From an optimization exercise on the open Yosys and OpenROAD flow, aimed at small area; shortcuts taken in it are not production practice.
The RTL was checked by simulation tests, not by an equivalence proof against the original design.
Some runs may be left out. An edit can pass the tests and still lose a function that they never use.
No activity file was given, so power comes from the tool's default toggle rates.

==> run_1/flops_by_reg.png <==
Other sequential cells in the stronger gray, the rest of the logic in the fainter gray.
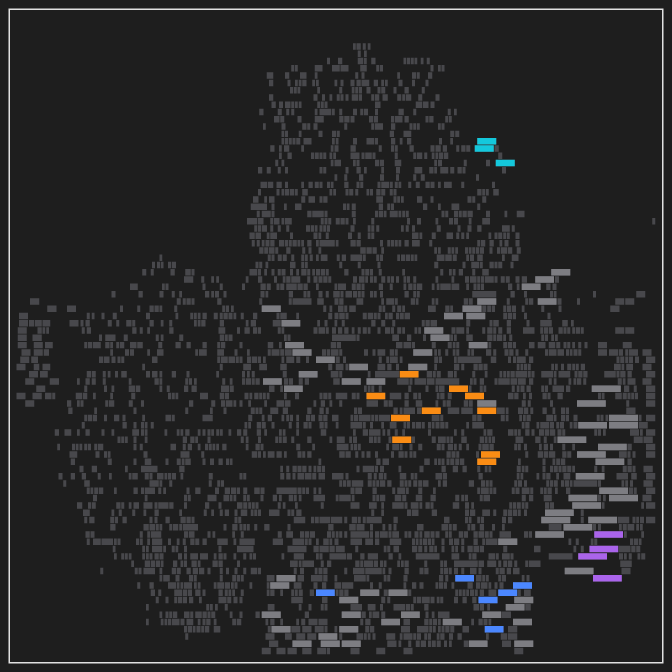
==> run_1/placement_by_type.png <==
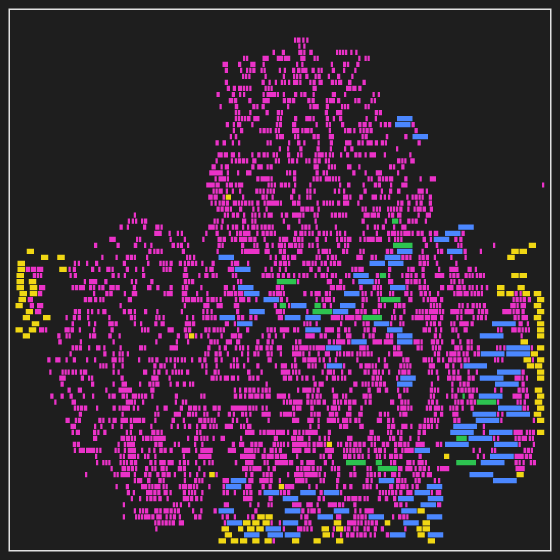
==> run_1/ir_drop.png <==
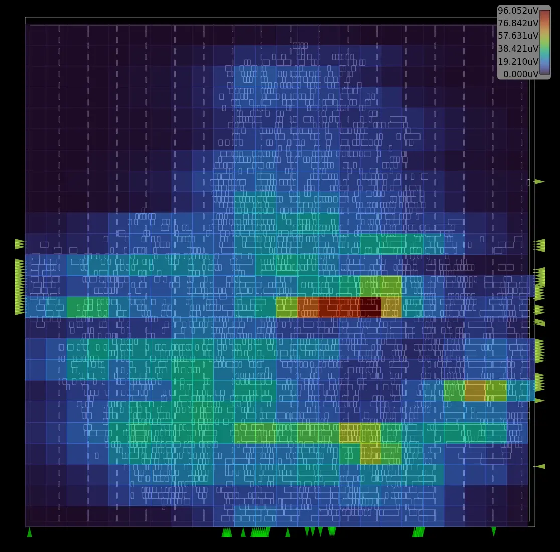
--- flow/design.v: outline only ---
// module GraphicDriver: 2688 lines
// module sprite_rom: 1756 lines
module GraphicDriver(clk, reset, VGA_HS, VGA_VS, VGA_R, VGA_G, VGA_B, VGA_SYNC_N, VGA_BLANK_N, VGA_CLK, KEY, enable, getAttack, blood1, blood2, magic, life, command);
  // ...
==> flow/run.sh <==
#!/bin/bash
# synth_recipe.tcl (not shown) runs the flow's synth.tcl, then flattens the netlist and writes it again
# the make line also repeats each setting of config.mk as NAME=value (left out here)
make -C /OpenROAD-flow-scripts/flow DESIGN_CONFIG=/design/flow/config.mk WORK_HOME=/design/flow/orfs CLKGATE_MAP_FILE= SYNTH_SCRIPT=/design/flow/synth_recipe.tcl finish
==> flow/config.mk <==
export PLATFORM = sky130hd
export DESIGN_NAME = GraphicDriver
export DESIGN_NICKNAME = GraphicDriver
export VERILOG_FILES = /design/flow/design.v
export SDC_FILE = /design/flow/constraint.sdc
export NUM_CORES = 4
export LEC_CHECK = 0
export ABC_AREA = 1
export CAP_MARGIN = 20
export CORE_MARGIN = 2
export CORE_UTILIZATION = 25
export SLEW_MARGIN = 20
==> flow/constraint.sdc <==
create_clock -name core_clock -period 10.0 [get_ports {clk}]
set_input_delay 2.0000 -clock core_clock [delete_from_list [all_inputs] [get_ports {clk}]]
set_output_delay 2.0000 -clock core_clock [all_outputs]
set_load 0.01 [all_outputs]
==> flow_summary_export.csv, run 1 <==
group,metric,value,unit
min_path,hold_class,"reg2reg",
synthesis,synth-edff-count,24,
placed_design,placed_area,15970,sq um
clock_tree,cts_buffer_depth,2,
worst_setup_path,crit_arrival,7110,ps
final_layout,areaGrowthSynthToFinish,13.42,%
timing,rsz0062_at_grt,"no",
floorplanning,die_w,243.5,um
floorplanning,design.die.area,59270,sq um
synthesis,async_flop_share,0,
drt,via_per_inst,5.604,
drt,vias,18993,
timing,tightest_slew,1099,ps
synthesis,syn_avg_cell_area,5.591,sq um
worst_setup_path,crit_required,10300,ps
timing,relSlewSlack,0.2609,
floorplanning,die_h,243.5,um
final_layout,final_common_cell,"nand2_1",
worst_setup_path,critical-path-top-delay-family,"simple AND/OR/NAND/NOR gates",
min_path,hold-path-cell-count,1,
clock_tree,holdBufCountCts,0,
synthesis,ys_ff_latch,91,
timing,clock_skew,16.27,ps
placed_design,dp_hpwl,62830,um
worst_setup_path,cp.depth,31,
final_layout,largest_reg_flops,10,
final_layout,regArea,2062,sq um
status,outcome,"no timing/DRC/antenna violations",
pwr,pg_clk,0.000340,W
run,maxCapViolations,0,
placed_design,place_ws,3355,ps
clock_tree,cts_tree,"built",
pwr,pg_comb,0.00180,W
worst_setup_path,start_kind,"register",
synthesis,synth.top_cell.area_share,0.1404,
timing,finalSetupTns,0,ps
drt,antenna_left,0,
synthesis,synth_top_family_by_area,"simple AND/OR/NAND/NOR gates",
grt,grt_pass1_wl,112100,um
clock_tree,clk_pin_slew_worst_paths,80,ps
pwr,powerSeq,0.000430,W
clock_tree,cts.htree.levels,3,
pwr,p_comb_frac,0.701,
clock_tree,clk_latency,370,ps
final_layout,nFillCells,6507,
drt,dr.pass1.iters,6,
timing,drv_slew,0,
clock_tree,root_buffer,"clkbuf_16",
worst_setup_path,end_kind,"register",
worst_setup_path,reg2reg_depth,31,
timing,setup_viol,0,
synthesis,synthAdderAreaFrac,0.04766,
synthesis,synthFlopType,"dfxtp_1",
worst_setup_path,slowest_stage,"dfxtp_1",
timing,period_needed,6811,ps
drt,drtIter0Drc,2337,
clock_tree,postCtsResizedCells,0,
timing,fmax,0.1468,GHz
final_layout,mostFrequentLayoutCells,"nand2_1, inv_1, nor2_1, o21ai_0, a21oi_1",
pwr,maxPowerGroup,"combinational logic",
-- flops_by_reg.png (at the start) --
[pc_reg] blue | placed flops: 6 | where: bottom right
[R_p2] purple | placed flops: 4 | where: bottom right
[lc] orange | placed flops: 10
[squirtle2_s] cyan | placed flops: 3

-- placement_by_type.png (at the start) --
[flops] blue | cells: 91
[other buffers and delay cells] yellow | cells: 93
[combinational and other logic] magenta | cells: 2433
[clock drivers and dummy loads] green | cells: 16
final core utilization: 0.2878
row cnt: 87
Seq/total area: 0.1268
final instance area: 16260 sq um
Core ar.: 56500 sq um

-- ir_drop.png (at the start) --
Pint: 0.001036 W
Switch Pwr: 0.001537 W
pwr/cell area: 158.2 nW/um^2
PnR Total Power: 0.002573 W

run 1: metrics by stage:
stage / hold slack, ps / power [W] / util / cells
floorplan: 366.1 / 0.001527 / - / 2564
global placement: 371.2 / 0.002201 / 0.2827 / 3373
detailed placement: 374.1 / 0.002153 / 0.2827 / 3373
CTS: 385.0 / 0.002498 / 0.2878 / 3389
global route: 401.1 / 0.002706 / 0.2878 / 3389
finish: 382.1 / 0.002573 / 0.2878 / 3389
run 1: cells by family after synthesis:
family / count (synthesis)
AND/OR/NAND/NOR: 1254
buffers and inverters: 494
adder cells (fa/ha/maj): 54
XOR/XNOR: 7
AO/OA/AOI/OAI: 663
other: 1
flip-flops: 91
run 1: final cells by class:
class	instances	share of cell area
tap	756	0.05818
clock inverter	5	0.002693
sequential	91	0.1268
timing repair buffer	93	0.05587
inverter	454	0.1051
multi-input combinational	1979	0.6364
clock buffer	11	0.01493
run 1: routing by layer:
metal	vias up	track usage	routed length (um)
met3	258	0.04252	7977
met5	-	0	13
li1	8804	-	-
met2	1204	0.3741	31460
met4	2	0.1534	5163
met1	8725	0.3249	30770
## Run 2: large edit since run 1, in outline
flow/design.v: 4444 -> 4223 lines; modules unchanged: 0
  GraphicDriver: edited, 2688 -> 2549 lines
  sprite_rom: edited, 1756 -> 1674 lines
==> run_2/ir_drop.png <==
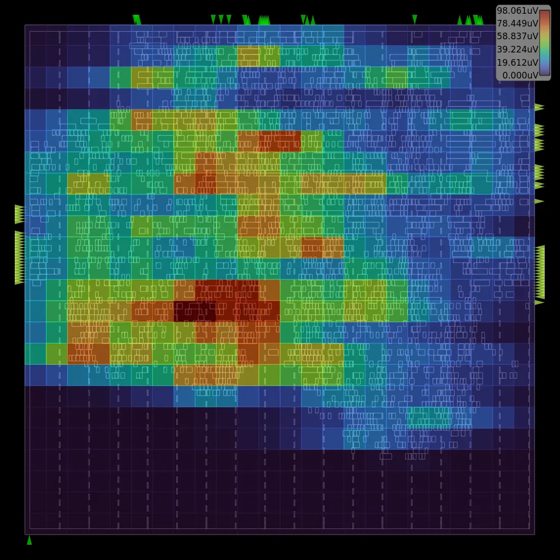
pwr/cell area: 267.2 nW/um^2
Pint: 0.001493 W
Switch Pwr: 0.002760 W
PnR Total Power: 0.004253 W

==> run_2/cell_density.png <==
24 x 24 tiles, from dark purple (low) to yellow (high), 0 to 100% covered.
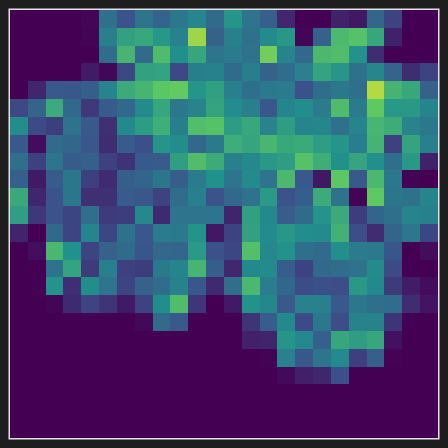
densest ninth of the die: top middle
emptiest ninth of the die: bottom left
mean over tiles: 26%
tiles over 75% full: 0.90%
nearly empty tiles: 32%
fullest tile: 89%

==> run 2 against run 1 <==
  * Still clean on timing, DRC and antenna
  * Design area shrank 2.1%
  * Non-clock buffer count up 8
  * Area after synthesis decreased by 3.2%
  * Critical path depth down 6
  * Utilization is 0.16 points higher
  * Via count shrank 3.1%
  * Fmax up 3.8%
  * First-iteration DRC count rose by 13%
  * Clock power up 7.9%
  * Largest cell class unchanged
==> flow_summary_export.csv, run 2 <==
group,metric,value,unit
status,outcome,"no timing/DRC/antenna violations",
worst_setup_path,cpMostUsedCell,"nand2_1",
drt,via_per_inst,5.531,
clock_tree,clk_pin_slew_worst_paths,70,ps
synthesis,netlist_instances,2500,
floorplanning,rows,86,
timing,setup_ws,3437,ps
clock_tree,postCtsResizedCells,0,
placed_design,portBuffers,84,
grt,use_met3,0.04575,
clock_tree,holdBufCountCts,0,
drt,vias,18406,
clock_tree,cts_setup_buffers,0,
grt,grt_pass1_wl,108300,um
grt,met2_usage,0.3938,
drt,drtIter0Drc,2648,
worst_setup_path,start_kind,"register",
final_layout,drive_gt1_frac,0.06165,
grt,grt_usage,0.2518,
synthesis,synth_most_common_cell,"nand2_1",
synthesis,synth-edff-count,24,
grt,overflow,0,
grt,antenna_found_initial,0,
pwr,maxPowerGroup,"combinational logic",
grt,grt_max_degree,27,
drt,route.met3.wl,7278,um
timing,drv_slew,0,
timing,hold_viol,0,
synthesis,ys_ff_latch,89,
worst_setup_path,crit_fanout,12,
drt,totalWireLength,74040,um
timing,fmax,0.1524,GHz
placed_design,dp_hpwl,61620,um
timing,period_needed,6563,ps
floorplanning,initial_core_util,0.2525,
clock_tree,cts_buffer_depth,2,
worst_setup_path,r2r_setup_slack,3440,ps
timing,rsz0062_at_grt,"no",
timing,clock_skew,10.41,ps
synthesis,synthTopCellsByArea,"nand2_1, inv_1, dfxtp_1, nor2_1, o21ai_0",
clock_tree,cts_tree,"built",
synthesis,synthFlopType,"dfxtp_1",
grt,grt_pass1_vias,16926,
worst_setup_path,reg2reg_depth,25,
drt,antenna_left,0,
pwr,pg_comb,0.00343,W
synthesis,synth.top_cell.area_share,0.1528,
timing,fin_crit_sh,0.6563,
min_path,hold-path-cell-count,1,
final_layout,finish.utilization,0.2894,
grt,top_usage_layer,"met2",
synthesis,syn_avg_cell_area,5.553,sq um
pwr,pg_clk,0.000367,W
pwr,leakage,7.495,nW
placed_design,place_ws,3721,ps
worst_setup_path,cpPeakStageDelay,610,ps
placed_design,placed_area,15600,sq um
drt,drt-met1-wl,31320,um
synthesis,ys_seq_area_frac,0.1456,
synthesis,synth_nets,2622,
grt,use_met1,0.3387,
final_layout,areaGrowthSynthToFinish,14.64,%
clock_tree,clk_latency,380,ps
worst_setup_path,crit_required,10300,ps
drt,routed.top_layer,"met4",
clock_tree,cts.htree.levels,3,
pwr,p_comb_frac,0.807,
final_layout,final_area,15920,sq um
floorplanning,design.die.area,57430,sq um
worst_setup_path,crit_type,"reg2reg",
synthesis,yosys-top-cells-count,"nand2_1, inv_1, nor2_1, o21ai_0, nand3_1",
synthesis,yosys_warnings,1,
timing,tightest_slew,1219,ps
pwr,p_seq_frac,0.107,
floorplanning,ioPinCount,87,
min_path,hold_class,"reg2reg",
clock_tree,numCtsBuffers,9,
worst_setup_path,crit_arrival,6860,ps
worst_setup_path,end_kind,"register",
synthesis,async_flop_share,0,
synthesis,syn-cell-area,13880,sq um
timing,finalSetupTns,0,ps
drt,drc,0,
drt,dr.pass1.iters,6,
clock_tree,root_buffer,"clkbuf_16",
floorplanning,die_w,239.7,um
worst_setup_path,slowest_stage,"ha_1",
timing,relSlewSlack,0.1808,
synthesis,synth_top_area_cell,"nand2_1",
floorplanning,die_h,239.7,um
final_layout,largest_reg_flops,10,
final_layout,final_common_cell,"nand2_1",
final_layout,nets,2696,
drt,wl_met2,31880,um
timing,setup_viol,0,
placed_design,gp_congestion,1.038,
pwr,power.share.clock,0.086,
pwr,ir_drop,0.1359,mV
pwr,powerSeq,0.000455,W
drt,route.detailed.wl_per_inst,22.25,um
run,maxCapViolations,0,
clock_tree,clock_sinks,89,
final_layout,mostFrequentLayoutCells,"nand2_1, inv_1, nor2_1, o21ai_0, nand3_1",
pwr,p_sw_frac,0.6489,
synthesis,synth_cell_types,74,
floorplanning,core-area,54990,sq um
==> run_2/placement_by_type.png <==
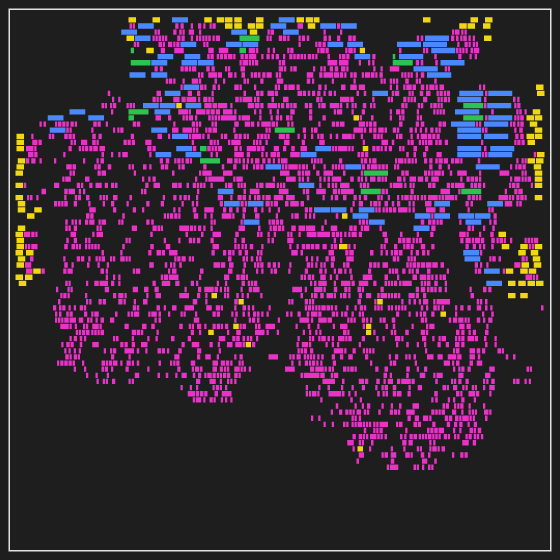
[clock drivers and dummy loads] green | cells: 16
[other buffers and delay cells] yellow | cells: 101
[flops] blue | cells: 89
[combinational and other logic] magenta | cells: 2373

==> run_2/layer_met2.png <==
Scale bar: 50 um. Cells faint in the background.
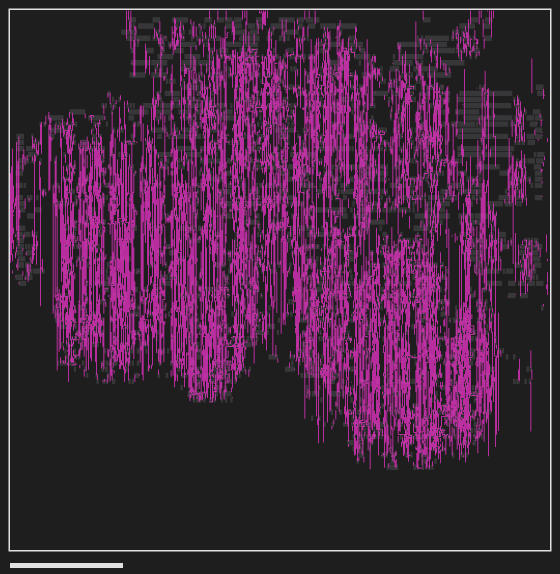
share of all routed wire: 43%
nets with wire on the layer: 2150

run 2: logic make-up after synthesis:
group	synth area share
AOI/OAI and AO/OA	0.2400
other	0.0002701
adders and majority gates	0.06381
muxes	0.001442
DFF	0.1456
and+or+nand+nor	0.4094
buffers and inverters	0.1364
xor gates and xnor gates	0.003065
run 2: final cells by class:
| type | instances | area [sq um] |
|---|---|---|
| Tap cell | 748 | 935.9 |
| Sequential cell | 89 | 2022 |
| Clock buffer | 11 | 254.0 |
| Antenna cell | 1 | 2.502 |
| Multi-Input combinational cell | 1922 | 9968 |
| Inverter | 451 | 1700 |
| Clock inverter | 5 | 60.06 |
| Fill cell | 6322 | 39070 |
| Timing Repair Buffer | 101 | 972.2 |
run 2: per-stage QoR:
stage                     cells  hold WS [ps]
after floorplan            2500         366.1
after global placement     3310         368.0
after detailed placement   3311         374.8
after CTS                  3327         383.9
after global routing       3327         401.8
final                      3328         381.6
run 2: worst max-delay path, delay by kind of cell, from the launching register on:
family,cells,cell delay (ps)
compound gates,6,930
fa+ha+maj,4,1570
buf+inv,6,1460
flops,1,370
simple gates,9,2150
--- run 3: outline of the changes from run 2 ---
flow/design.v: 4223 -> 4345 lines; modules unchanged: 0
  GraphicDriver: edited, 2549 -> 2647 lines
  sprite_rom: edited, 1674 -> 1698 lines
==> run_3/ir_drop.png <==
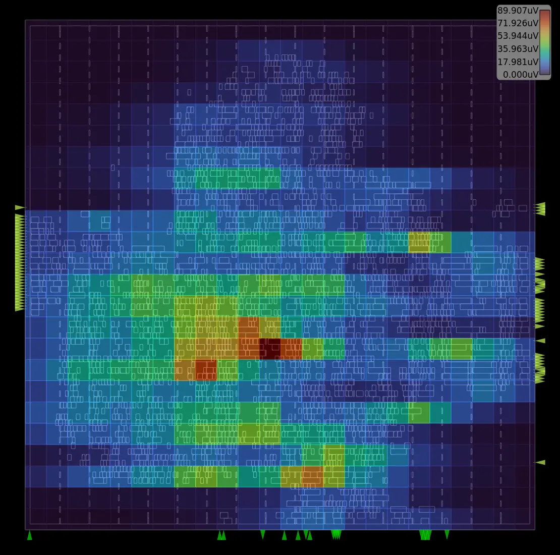
PnR Total Power: 0.002507 W
Pint: 0.001036 W
Switch Pwr: 0.001470 W
pwr/cell area: 158.9 nW/um^2

==> run_3/placement_by_type.png <==
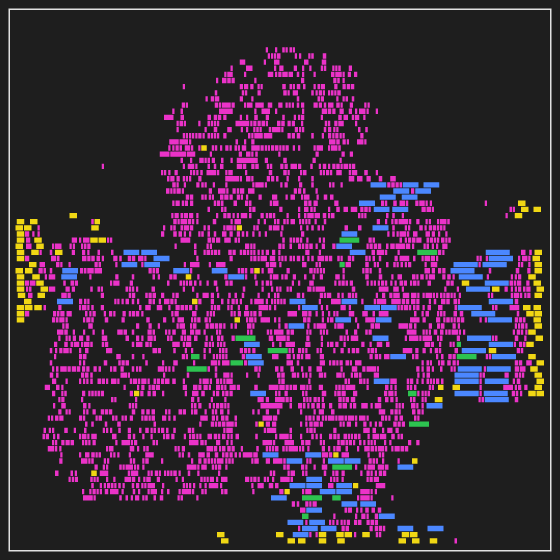
[flops] blue | cells: 89
[other buffers and delay cells] yellow | cells: 99
[clock drivers and dummy loads] green | cells: 16
[combinational and other logic] magenta | cells: 2386

==> run 3 against run 2 <==
  * Non-clock buffer count shrank 2
  * Die area decreased by 0.26%
  * Area after synthesis decreased by 0.26%
  * Fmax is 7.4% lower
  * Synthesized cell count increased by 0.76%
  * Still clean on timing, DRC and antenna
  * Setup slack got worse by 520 ps
  * Sequential power shrank 7.5%
==> flow_summary_export.csv, run 3 <==
group,metric,value,unit
status,outcome,"no timing/DRC/antenna violations",
worst_setup_path,cpPeakStageDelay,550,ps
worst_setup_path,reg2reg_depth,34,
timing,tightest_slew,1053,ps
floorplanning,rows,86,
final_layout,finish.utilization,0.2874,
synthesis,netlist_instances,2519,
drt,via_per_inst,5.546,
final_layout,regArea,2022,sq um
grt,grt_usage,0.2379,
synthesis,yosys_warnings,1,
worst_setup_path,critPathBufInv,4,
synthesis,synth-simple-area-share,0.3933,
floorplanning,die_h,239.3,um
synthesis,ys_ff_latch,89,
final_layout,insertedDiodeCount,0,
clock_tree,cts.htree.levels,3,
synthesis,synth_nets,2625,
clock_tree,clk_latency,380,ps
placed_design,portBuffers,84,
run,maxCapViolations,0,
synthesis,synth-edff-count,24,
timing,finalSetupTns,0,ps
worst_setup_path,critical-path-top-delay-family,"simple AND/OR/NAND/NOR gates",
synthesis,yosys-top-cells-count,"nand2_1, inv_1, nor2_1, o21ai_0, nand3_1",
grt,overflow,0,
grt,grt_max_degree,27,
floorplanning,die_w,239.3,um
placed_design,placed_area,15470,sq um
worst_setup_path,cp.depth,34,
final_layout,largest_reg_flops,10,
timing,hold_viol,0,
timing,clock_skew,15.29,ps
timing,fin_crit_sh,0.7084,
clock_tree,cts_setup_buffers,0,
drt,drc,0,
final_layout,stdcell_count,3294,
drt,dr.pass1.iters,8,
placed_design,dp_cells,3278,
timing,rsz0062_at_grt,"no",
pwr,leakage,7.267,nW
min_path,hold_class,"reg2reg",
synthesis,synthXorXnorAreaFrac,0.005783,
synthesis,synth_top_area_cell,"nand2_1",
floorplanning,initial_core_util,0.2523,
timing,period_needed,7084,ps
timing,setup_viol,0,
grt,antenna_found_initial,1,
worst_setup_path,crit_type,"reg2reg",
final_layout,multi_input_area,9871,sq um
floorplanning,core-area,54880,sq um
grt,grt_pass1_vias,16876,
floorplanning,ioPinCount,87,
synthesis,synth_top_family_by_area,"simple AND/OR/NAND/NOR gates",
final_layout,areaGrowthSynthToFinish,13.91,%
worst_setup_path,cpMostUsedCell,"nand2_1",
final_layout,final_common_cell,"nand2_1",
drt,drtIter0Drc,2713,
synthesis,synth_cell_types,71,
clock_tree,root_buffer,"clkbuf_16",
clock_tree,numCtsBuffers,9,
final_layout,nets,2691,
clock_tree,clock_sinks,89,
worst_setup_path,end_kind,"register",
synthesis,syn_avg_cell_area,5.497,sq um
timing,relSlewSlack,0.2955,
timing,whs,381.9,ps
grt,grt_pass1_wl,104100,um
drt,antenna_left,0,
floorplanning,design.die.area,57290,sq um
clock_tree,holdBufCountCts,0,
pwr,ir_drop,0.08922,mV
placed_design,place_ws,3183,ps
placed_design,dp_hpwl,56890,um
clock_tree,cts_tree,"built",
synthesis,synth_compound_area_frac,0.2644,
synthesis,synthTopCellsByArea,"nand2_1, inv_1, nor2_1, dfxtp_1, o21ai_0",
final_layout,drive_gt1_frac,0.05097,
synthesis,synth.top_cell.area_share,0.1331,
synthesis,syn-cell-area,13850,sq um
worst_setup_path,start_kind,"register",
worst_setup_path,r2r_setup_slack,2920,ps
clock_tree,postCtsResizedCells,0,
timing,fmax,0.1412,GHz
worst_setup_path,crit_required,10270,ps
clock_tree,cts_buffer_depth,2,
timing,setup_ws,2916,ps
worst_setup_path,crit_fanout,11,
final_layout,final_area,15770,sq um
drt,route.detailed.wl_per_inst,21.03,um
synthesis,synthMuxAreaShare,0,
placed_design,gp_congestion,1.091,
final_layout,nFillCells,6302,
synthesis,synthFlopType,"dfxtp_1",
final_layout,mostFrequentLayoutCells,"nand2_1, inv_1, nor2_1, o21ai_0, nand3_1",
worst_setup_path,crit_arrival,7360,ps
worst_setup_path,slowest_stage,"dfxtp_1",
synthesis,synthAdderAreaFrac,0.04879,
synthesis,synth_most_common_cell,"nand2_1",
clock_tree,clk_pin_slew_worst_paths,80,ps
synthesis,async_flop_share,0,
timing,drv_slew,0,
min_path,hold-path-cell-count,1,
synthesis,ys_seq_area_frac,0.1460,
==> run_3/flops_by_reg.png <==
Other sequential cells in the stronger gray, the rest of the logic in the fainter gray.
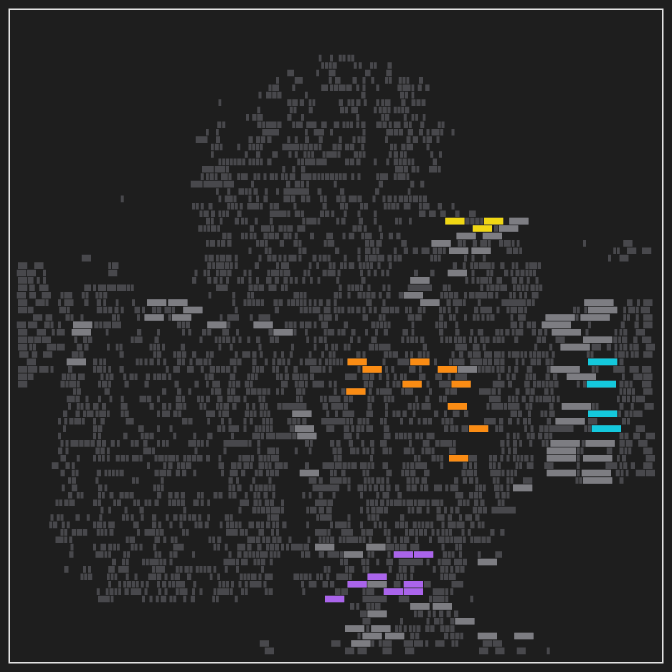
[hc_reg] purple | placed flops: 8 | where: bottom middle
[squirtle2_s] yellow | placed flops: 3
[lc] orange | placed flops: 10
[R_p2] cyan | placed flops: 4 | where: right middle

==> run_3/layer_met2.png <==
Scale bar: 50 um. Cells faint in the background.
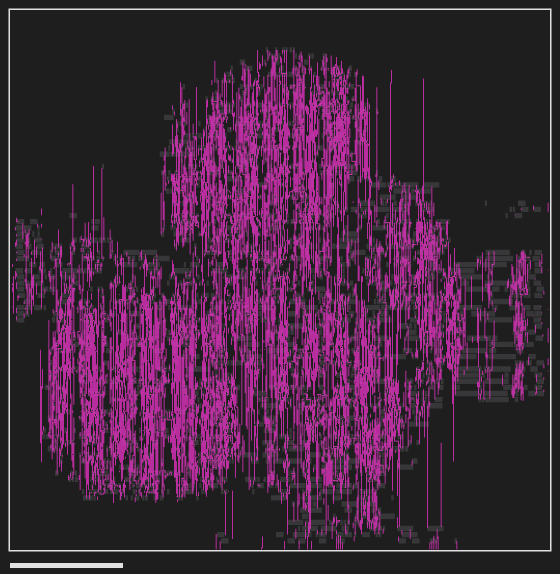
share of all routed wire: 42%
longest straight run: 85.2 um
final wirelength: 69260 um
routed via count: 18267
met2 usage in global routing: 0.3650

-- run 3: power breakdown --
part | internal [W] | switching (W) | leakage [nW]
Sequential | 0.000389 | 0.0000319 | 0.781
Clock | 0.000177 | 0.000178 | 0.145
Combinational | 0.000470 | 0.00126 | 6.34
Total | 0.00104 | 0.00147 | 7.27
-- run 3: area by class of cell --
type / count / share of cell area
Multi-Input combinational cell: 1922 / 0.6258
Sequential cell: 89 / 0.1282
Inverter: 464 / 0.1108
Timing Repair Buffer: 99 / 0.06045
Tap cell: 704 / 0.05585
Clock buffer: 9 / 0.01428
Clock inverter: 7 / 0.004601
-- run 3: logic make-up after synthesis --
family	count (synthesis)
AND/OR/NAND/NOR	1252
XOR/XNOR	7
buffers and inverters	508
AO/OA/AOI/OAI	608
adder cells (fa/ha/maj)	54
flip-flops	89
other	1
-- run 3: metal layers --
metal | GRT usage | up-vias | routed length [um]
met4 | 0.1301 | 0 | 4470
li1 | - | 8555 | -
met3 | 0.04783 | 249 | 7204
met5 | 0 | - | 0
met1 | 0.3116 | 8295 | 28430
met2 | 0.3650 | 1168 | 29160
==> inputs of run 4 (changes only) <==
--- a/flow/config.mk
+++ b/flow/config.mk
@@ -10,3 +10,5 @@
 export CORE_MARGIN = 2
 export CORE_UTILIZATION = 25
+export CTS_BUF_LIST = sky130_fd_sc_hd__clkbuf_8
+export CTS_CLUSTER_SIZE = 25
 export SLEW_MARGIN = 20
==> run_4/layer_met2.png <==
Scale bar: 50 um. Cells faint in the background.
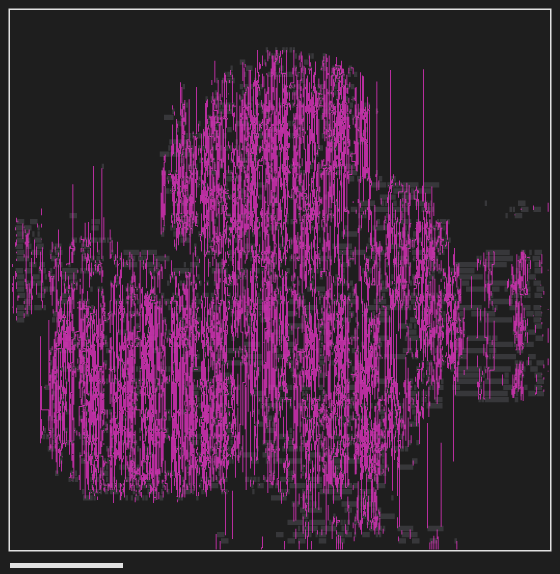
main direction: vertical
wire length on this layer: 29.2 mm
longest straight run: 72.1 um
final wirelength: 69420 um
routed via count: 18300

==> run_4/ir_drop.png <==
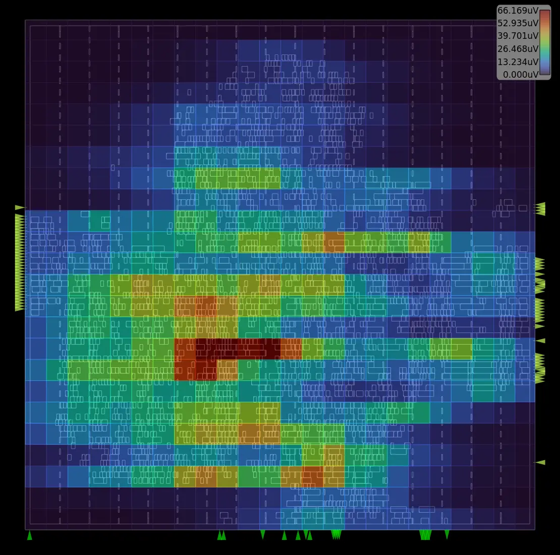
Pint: 0.0009576 W
Switch Pwr: 0.001463 W

==> run 4 against run 3 <==
  * Critical path depth did not move
  * Design area is 0.64% lower
  * Die area unchanged
  * Still clean on timing, DRC and antenna
  * Critical path type unchanged
  * Clock power is 25% lower
  * Hold slack better by 3.9 ps
  * Area after synthesis stayed put
  * Global-route usage is essentially flat
  * Largest power group unchanged
  * Critical endpoint unchanged
==> flow_summary_export.csv, run 4 <==
group,metric,value,unit
clock_tree,clk_pin_slew_worst_paths,110,ps
min_path,hold_class,"reg2reg",
final_layout,insertedDiodeCount,0,
synthesis,synth_cell_types,71,
timing,finalSetupTns,0,ps
grt,antenna_found_initial,1,
synthesis,synth_top_area_cell,"nand2_1",
clock_tree,holdBufCountCts,0,
final_layout,final_common_cell,"nand2_1",
timing,relSlewSlack,0.2174,
pwr,leakage,7.221,nW
floorplanning,taps,704,
timing,setup_viol,0,
synthesis,async_flop_share,0,
final_layout,n_all_buffers,99,
clock_tree,postCtsResizedCells,0,
synthesis,synth.top_cell.area_share,0.1331,
final_layout,largest_reg_flops,10,
timing,tightest_slew,1144,ps
worst_setup_path,cp.depth,34,
grt,overflow,0,
synthesis,ys_seq_area_frac,0.1460,
timing,rsz0062_at_grt,"no",
final_layout,areaGrowthSynthToFinish,13.17,%
floorplanning,ioPinCount,87,
synthesis,netlist_instances,2519,
clock_tree,clk_latency,430,ps
synthesis,synthFlopType,"dfxtp_1",
worst_setup_path,cpMostUsedCell,"nand2_1",
grt,grt_pass1_wl,104000,um
drt,drtIter0Drc,2578,
placed_design,portBuffers,84,
clock_tree,cts.htree.levels,3,
drt,dr.pass1.iters,8,
final_layout,multi_input_gates,1922,
worst_setup_path,crit_arrival,7480,ps
worst_setup_path,start_kind,"register",
worst_setup_path,end_kind,"register",
final_layout,drive_gt1_frac,0.05097,
placed_design,place_ws,3183,ps
clock_tree,cts_buffer_depth,2,
final_layout,buffer_area_frac,0.06084,
timing,whs,385.8,ps
pwr,ir_drop,0.08616,mV
worst_setup_path,critPathBufInv,4,
final_layout,seq_cells,89,
worst_setup_path,crit_fanout,11,
synthesis,syn-cell-area,13850,sq um
final_layout,multi_input_area_share,0.6299,
final_layout,nFillCells,6316,
worst_setup_path,crit_type,"reg2reg",
drt,antenna_left,0,
timing,fmax,0.1398,GHz
floorplanning,rows,86,
timing,hold_viol,0,
synthesis,synth_most_common_cell,"nand2_1",
pwr,p_per_area,154.4,nW/um^2
clock_tree,cts_tree,"built",
timing,fin_crit_sh,0.7154,
worst_setup_path,r2r_setup_slack,2850,ps
final_layout,clockBufferCount,9,
synthesis,synth_nets,2625,
timing,drv_slew,0,
clock_tree,clock_sinks,89,
drt,via_per_inst,5.556,
grt,grt_usage,0.2375,
final_layout,regArea,2022,sq um
grt,grt_max_degree,27,
clock_tree,root_buffer,"clkbuf_8",
worst_setup_path,reg2reg_depth,34,
synthesis,yosys-top-cells-count,"nand2_1, inv_1, nor2_1, o21ai_0, nand3_1",
grt,grt_pass1_vias,16870,
synthesis,yosys_warnings,1,
worst_setup_path,critical-path-top-delay-family,"simple AND/OR/NAND/NOR gates",
synthesis,synth-edff-count,24,
placed_design,dp_hpwl,56890,um
worst_setup_path,cpPeakStageDelay,560,ps
synthesis,ys_ff_latch,89,
status,outcome,"no timing/DRC/antenna violations",
clock_tree,cts_setup_buffers,0,
timing,setup_ws,2846,ps
worst_setup_path,slowest_stage,"dfxtp_1",
final_layout,seq_share,0.1290,
floorplanning,die_h,239.3,um
final_layout,mostFrequentLayoutCells,"nand2_1, inv_1, nor2_1, o21ai_0, nand3_1",
final_layout,clkCellAreaFrac,0.01253,
synthesis,syn_avg_cell_area,5.497,sq um
timing,period_needed,7154,ps
synthesis,synthTopCellsByArea,"nand2_1, inv_1, nor2_1, dfxtp_1, o21ai_0",
placed_design,gp_congestion,1.091,
floorplanning,die_w,239.3,um
run,maxCapViolations,0,
final_layout,inv_count,464,
clock_tree,numCtsBuffers,9,
drt,route.detailed.wl_per_inst,21.07,um
floorplanning,design.die.area,57290,sq um
floorplanning,initial_core_util,0.2523,
min_path,hold-path-cell-count,1,
timing,clock_skew,20.35,ps
floorplanning,core-area,54880,sq um
final_layout,multi_input_area,9871,sq um
final_layout,dominant-cell-class,"multi-input combinational cells",
worst_setup_path,crit_required,10330,ps
drt,drc,0,
final_layout,nets,2691,
==> run_4/cell_density.png <==
24 x 24 tiles, from dark purple (low) to yellow (high), 0 to 100% covered.
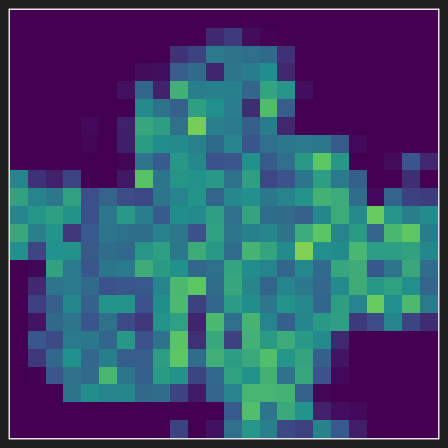
fullest tile: 81%
nearly empty tiles: 36%
tiles over 75% full: 0.70%

==> run_4/placement_by_type.png <==
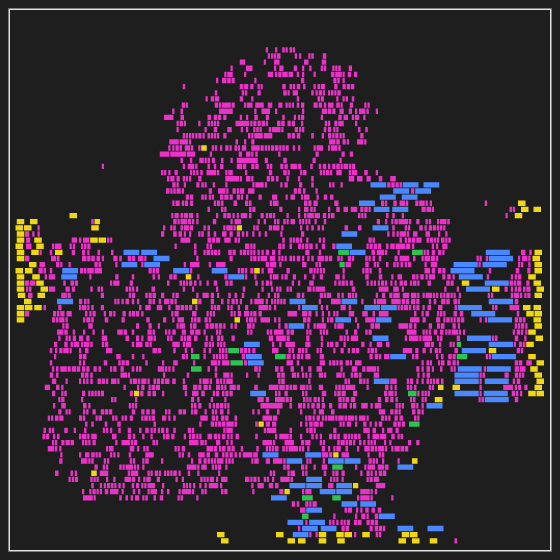
[combinational and other logic] magenta | cells: 2386
[other buffers and delay cells] yellow | cells: 99
[clock drivers and dummy loads] green | cells: 16
[flops] blue | cells: 89

[run 4: kinds of logic after synthesis]
| kind of cell | share of synthesized area |
|---|---|
| AOI/OAI and AO/OA | 0.2644 |
| xor gates and xnor gates | 0.005783 |
| adders and majority gates | 0.04879 |
| buffers and inverters | 0.1414 |
| DFF | 0.1460 |
| other | 0.0002708 |
| and+or+nand+nor | 0.3933 |
[run 4: report_power, final]
group          switching (W)  leakage, nW  internal, W
clock network       0.000168       0.0985    0.0000980
logic                0.00126         6.34     0.000471
registers          0.0000322        0.781     0.000389
total                0.00146         7.22     0.000958
[run 4: metal layers]
metal / GRT usage / vias up / wire (um)
li1: - / 8558 / -
met1: 0.3118 / 8259 / 28360
met2: 0.3650 / 1213 / 29200
met3: 0.04598 / 270 / 7374
met4: 0.1290 / 0 / 4482
met5: 0 / - / 0
[run 4: per-stage QoR]
stage	cell area [sq um]	cells	power [W]	utilization
CTS	15670	3294	0.002351	0.2855
global route	15670	3294	0.002565	0.2856
floorplan	13850	2519	0.001518	-
finish	15670	3294	0.002420	0.2856
detailed placement	15470	3278	0.002078	0.2819
global placement	15470	3278	0.002111	0.2819
==> run 5: too many edits to list; what changed since run 4 <==
flow/design.v: 4345 -> 6454 lines; modules unchanged: 0
  GraphicDriver: edited, 2647 -> 6454 lines
  removed: sprite_rom
--- a/flow/config.mk
+++ b/flow/config.mk
@@ -10,5 +10,3 @@
 export CORE_MARGIN = 2
 export CORE_UTILIZATION = 25
-export CTS_BUF_LIST = sky130_fd_sc_hd__clkbuf_8
-export CTS_CLUSTER_SIZE = 25
 export SLEW_MARGIN = 20
==> run_5/placement_by_type.png <==
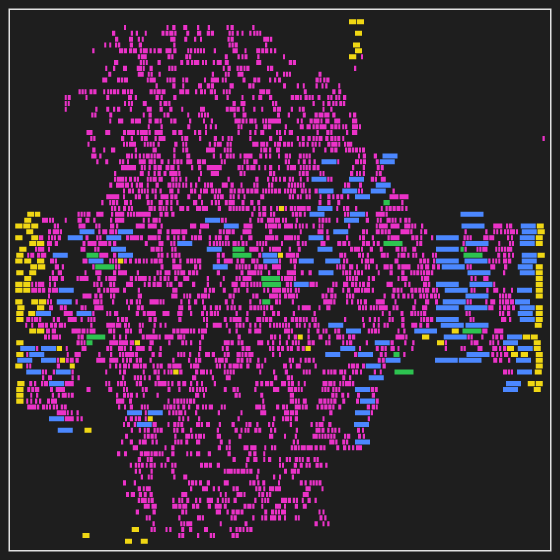
[other buffers and delay cells] yellow | cells: 96
[combinational and other logic] magenta | cells: 2550
[flops] blue | cells: 111
[clock drivers and dummy loads] green | cells: 16
Seq/total area: 0.1430
row cnt: 90
final core utilization: 0.2849

==> run_5/flops_by_reg.png <==
Other sequential cells in the stronger gray, the rest of the logic in the fainter gray.
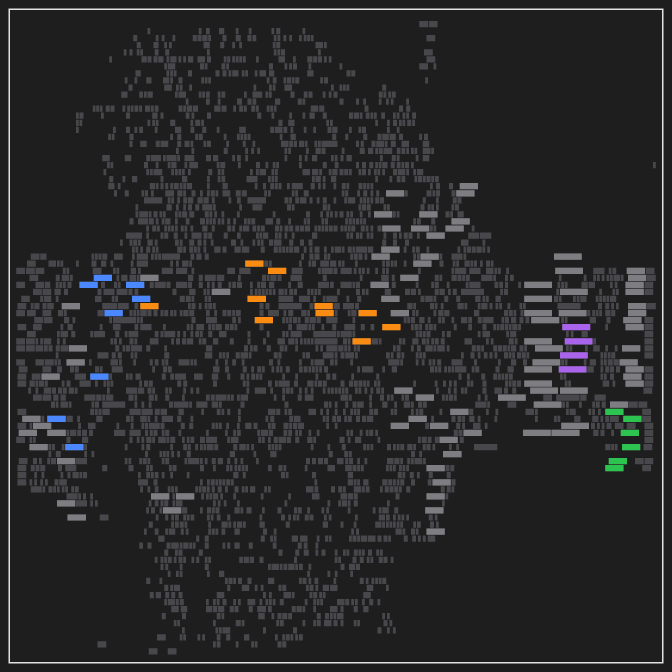
[R_p2] purple | placed flops: 4 | where: right middle
[pc_reg] blue | placed flops: 8 | where: left middle
[VGA_B_reg] green | placed flops: 6
[lc] orange | placed flops: 10 | where: middle
not colored: 83
Sequential Power: 0.000509 W
storage element area: 2462 sq um

==> run 5 against run 4 <==
  * Design area up 9.9%
  * Synthesized cell count up 7.7%
  * Register-to-register slack better by 120 ps
  * Highest routed layer unchanged
  * Power down 7.3%
  * Clock power up 42%
  * Setup slack better by 120 ps
  * Largest power group unchanged
  * Die area up 10%
  * Routed wire length up 14%
==> flow_summary_export.csv, run 5 <==
group,metric,value,unit
status,outcome,"no timing/DRC/antenna violations",
synthesis,ys_ff_latch,111,
pwr,leakage,8.062,nW
worst_setup_path,critPathBufInv,4,
clock_tree,holdBufCountCts,0,
worst_setup_path,crit_arrival,7310,ps
grt,grt_usage,0.2435,
synthesis,synth-edff-count,24,
worst_setup_path,cpMostUsedCell,"nand2_1",
grt,grt_pass1_wl,117400,um
clock_tree,cts_tree,"built",
floorplanning,die_w,251.6,um
synthesis,netlist_instances,2712,
timing,period_needed,7034,ps
synthesis,synth.top_cell.area_share,0.1477,
synthesis,synth_cell_types,70,
timing,whs,382.8,ps
placed_design,portBuffers,84,
final_layout,insertedDiodeCount,0,
worst_setup_path,critical-path-top-delay-family,"simple AND/OR/NAND/NOR gates",
floorplanning,die_h,251.6,um
timing,drv_slew,0,
drt,antenna_left,0,
synthesis,synth_compound_area_frac,0.2519,
synthesis,synthTopCellsByArea,"nand2_1, dfxtp_1, inv_1, nor2_1, o21ai_0",
floorplanning,design.die.area,63300,sq um
placed_design,place_ws,3282,ps
drt,via_per_inst,5.632,
min_path,hold_class,"reg2reg",
clock_tree,numCtsBuffers,9,
final_layout,drive_gt1_frac,0.05157,
timing,setup_ws,2966,ps
worst_setup_path,start_kind,"register",
timing,hold_viol,0,
drt,drc,0,
synthesis,syn-cell-area,15330,sq um
timing,tightest_slew,1013,ps
run,maxCapViolations,0,
synthesis,async_flop_share,0,
synthesis,synthMuxAreaShare,0,
worst_setup_path,crit_required,10280,ps
timing,rsz0062_at_grt,"no",
synthesis,synth_most_common_cell,"nand2_1",
drt,dr.pass1.iters,8,
worst_setup_path,crit_fanout,20,
synthesis,yosys_warnings,1,
final_layout,stdcell_count,3555,
worst_setup_path,crit_type,"reg2reg",
grt,antenna_found_initial,0,
pwr,total_power,0.002244,W
clock_tree,postCtsResizedCells,0,
synthesis,synthFlopType,"dfxtp_1",
placed_design,dp_cells,3539,
synthesis,synthAdderAreaFrac,0.06254,
placed_design,dp_hpwl,65190,um
worst_setup_path,reg2reg_depth,24,
final_layout,nFillCells,6929,
worst_setup_path,slowest_stage,"fa_1",
timing,finalSetupTns,0,ps
grt,overflow,0,
drt,drtIter0Drc,2727,
clock_tree,clk_latency,390,ps
grt,grt_max_degree,34,
clock_tree,root_buffer,"clkbuf_16",
worst_setup_path,cpPeakStageDelay,920,ps
drt,vias,20020,
synthesis,yosys-top-cells-count,"nand2_1, inv_1, nor2_1, o21ai_0, a21oi_1",
clock_tree,clk_pin_slew_worst_paths,90,ps
timing,relSlewSlack,0.3183,
timing,clock_skew,10.71,ps
clock_tree,clock_sinks,111,
synthesis,synthXorXnorAreaFrac,0.001714,
==> run_5/cell_density.png <==
25 x 25 tiles, from dark purple (low) to yellow (high), 0 to 100% covered.
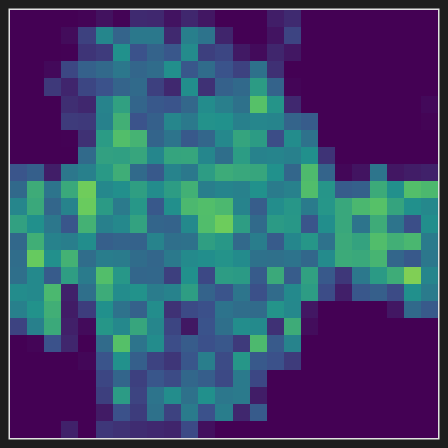
nearly empty tiles: 33%
emptiest ninth of the die: top right
mean over tiles: 26%
Core ar.: 60470 sq um
Starting Density: 0.2534

==> run_5/ir_drop.png <==
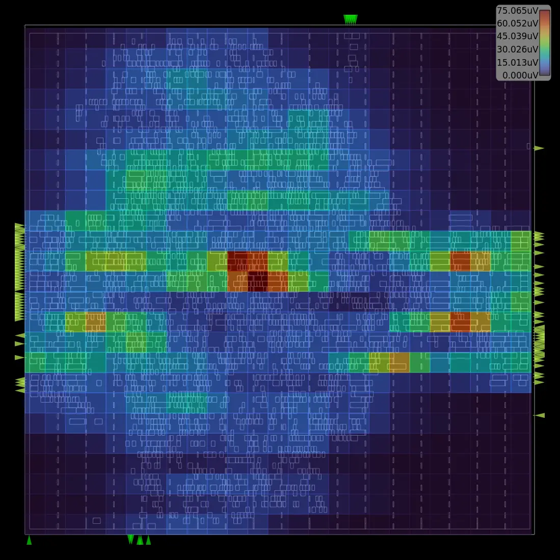
Pint: 0.001017 W
Switch Pwr: 0.001227 W
pwr/cell area: 130.3 nW/um^2

run 5: changes by cell type after synthesis, sizes merged, moves of 12 or more:
cell,before,now
a21oi,171,194
nor3,66,85
clkbuf,27,15
ha,54,75
dfxtp,65,87
inv,459,472
buf,17,36
nand2,522,631
nand3,192,170
nand4,30,49
nor2,409,370
run 5: cell type report:
| class | instances | area (sq um) | area share |
|---|---|---|---|
| clock buffer | 9 | 225.2 | 0.01307 |
| clock inverter | 7 | 75.07 | 0.004358 |
| inverter | 477 | 1798 | 0.1044 |
| multi-input combinational | 2073 | 10760 | 0.6244 |
| sequential | 111 | 2462 | 0.1430 |
| tap | 782 | 978.4 | 0.05680 |
| timing repair buffer | 96 | 930.9 | 0.05404 |
run 5: report_power, final:
part	total (W)	switching, W	internal [W]
Combinational	0.00136	0.000999	0.000359
Clock	0.000377	0.000200	0.000177
Sequential	0.000509	0.0000282	0.000481
Total	0.00224	0.00123	0.00102
run 5: per-layer routing:
layer  track usage  part of all wire
met2        0.3680              0.42
met1        0.3403              0.43
met4       0.07976             0.036
met3       0.05396              0.12
met5             0                 0

-- afterwards: timing with drivers on the ports --
In the flow no input, the clock included, has a driving cell. The finished layouts below were timed again as built, in two steps.
Step 1 (the two cells are an assumption about what drives the block):
set clk [get_ports {clk}]
set_driving_cell -lib_cell sky130_fd_sc_hd__clkbuf_16 $clk
set_driving_cell -lib_cell sky130_fd_sc_hd__buf_2 [delete_from_list [all_inputs] $clk]
Step 2, shift: input delay + t, output delay - t, t = (earliest + latest rising clock arrival at the registers) / 2. This alone moves slack from input paths to output paths.
a / b / c = ideal ports / drivers / drivers and shift; a / b = the first two.
| run | t, ns | setup slack, ns | worst setup path after step 2 | latest minus earliest clock arrival (ns) | worst slew at a driven data input, ns |
|---|---|---|---|---|---|
| run 1 | 0.410 | 3.189 / 3.189 / 3.189 | register to register | 0.017 / 0.017 | 0.04 |
| run 2 | 0.418 | 3.437 / 3.437 / 3.437 | register to register | 0.011 / 0.012 | 0.06 |
| run 3 | 0.427 | 2.916 / 2.916 / 2.916 | register to register | 0.016 / 0.015 | 0.07 |
| run 4 | 0.467 | 2.846 / 2.846 / 2.846 | register to register | 0.020 / 0.020 | 0.07 |
| run 5 | 0.437 | 2.966 / 2.966 / 2.966 | register to register | 0.013 / 0.012 | 0.08 |
After both steps every run listed still meets setup and hold.
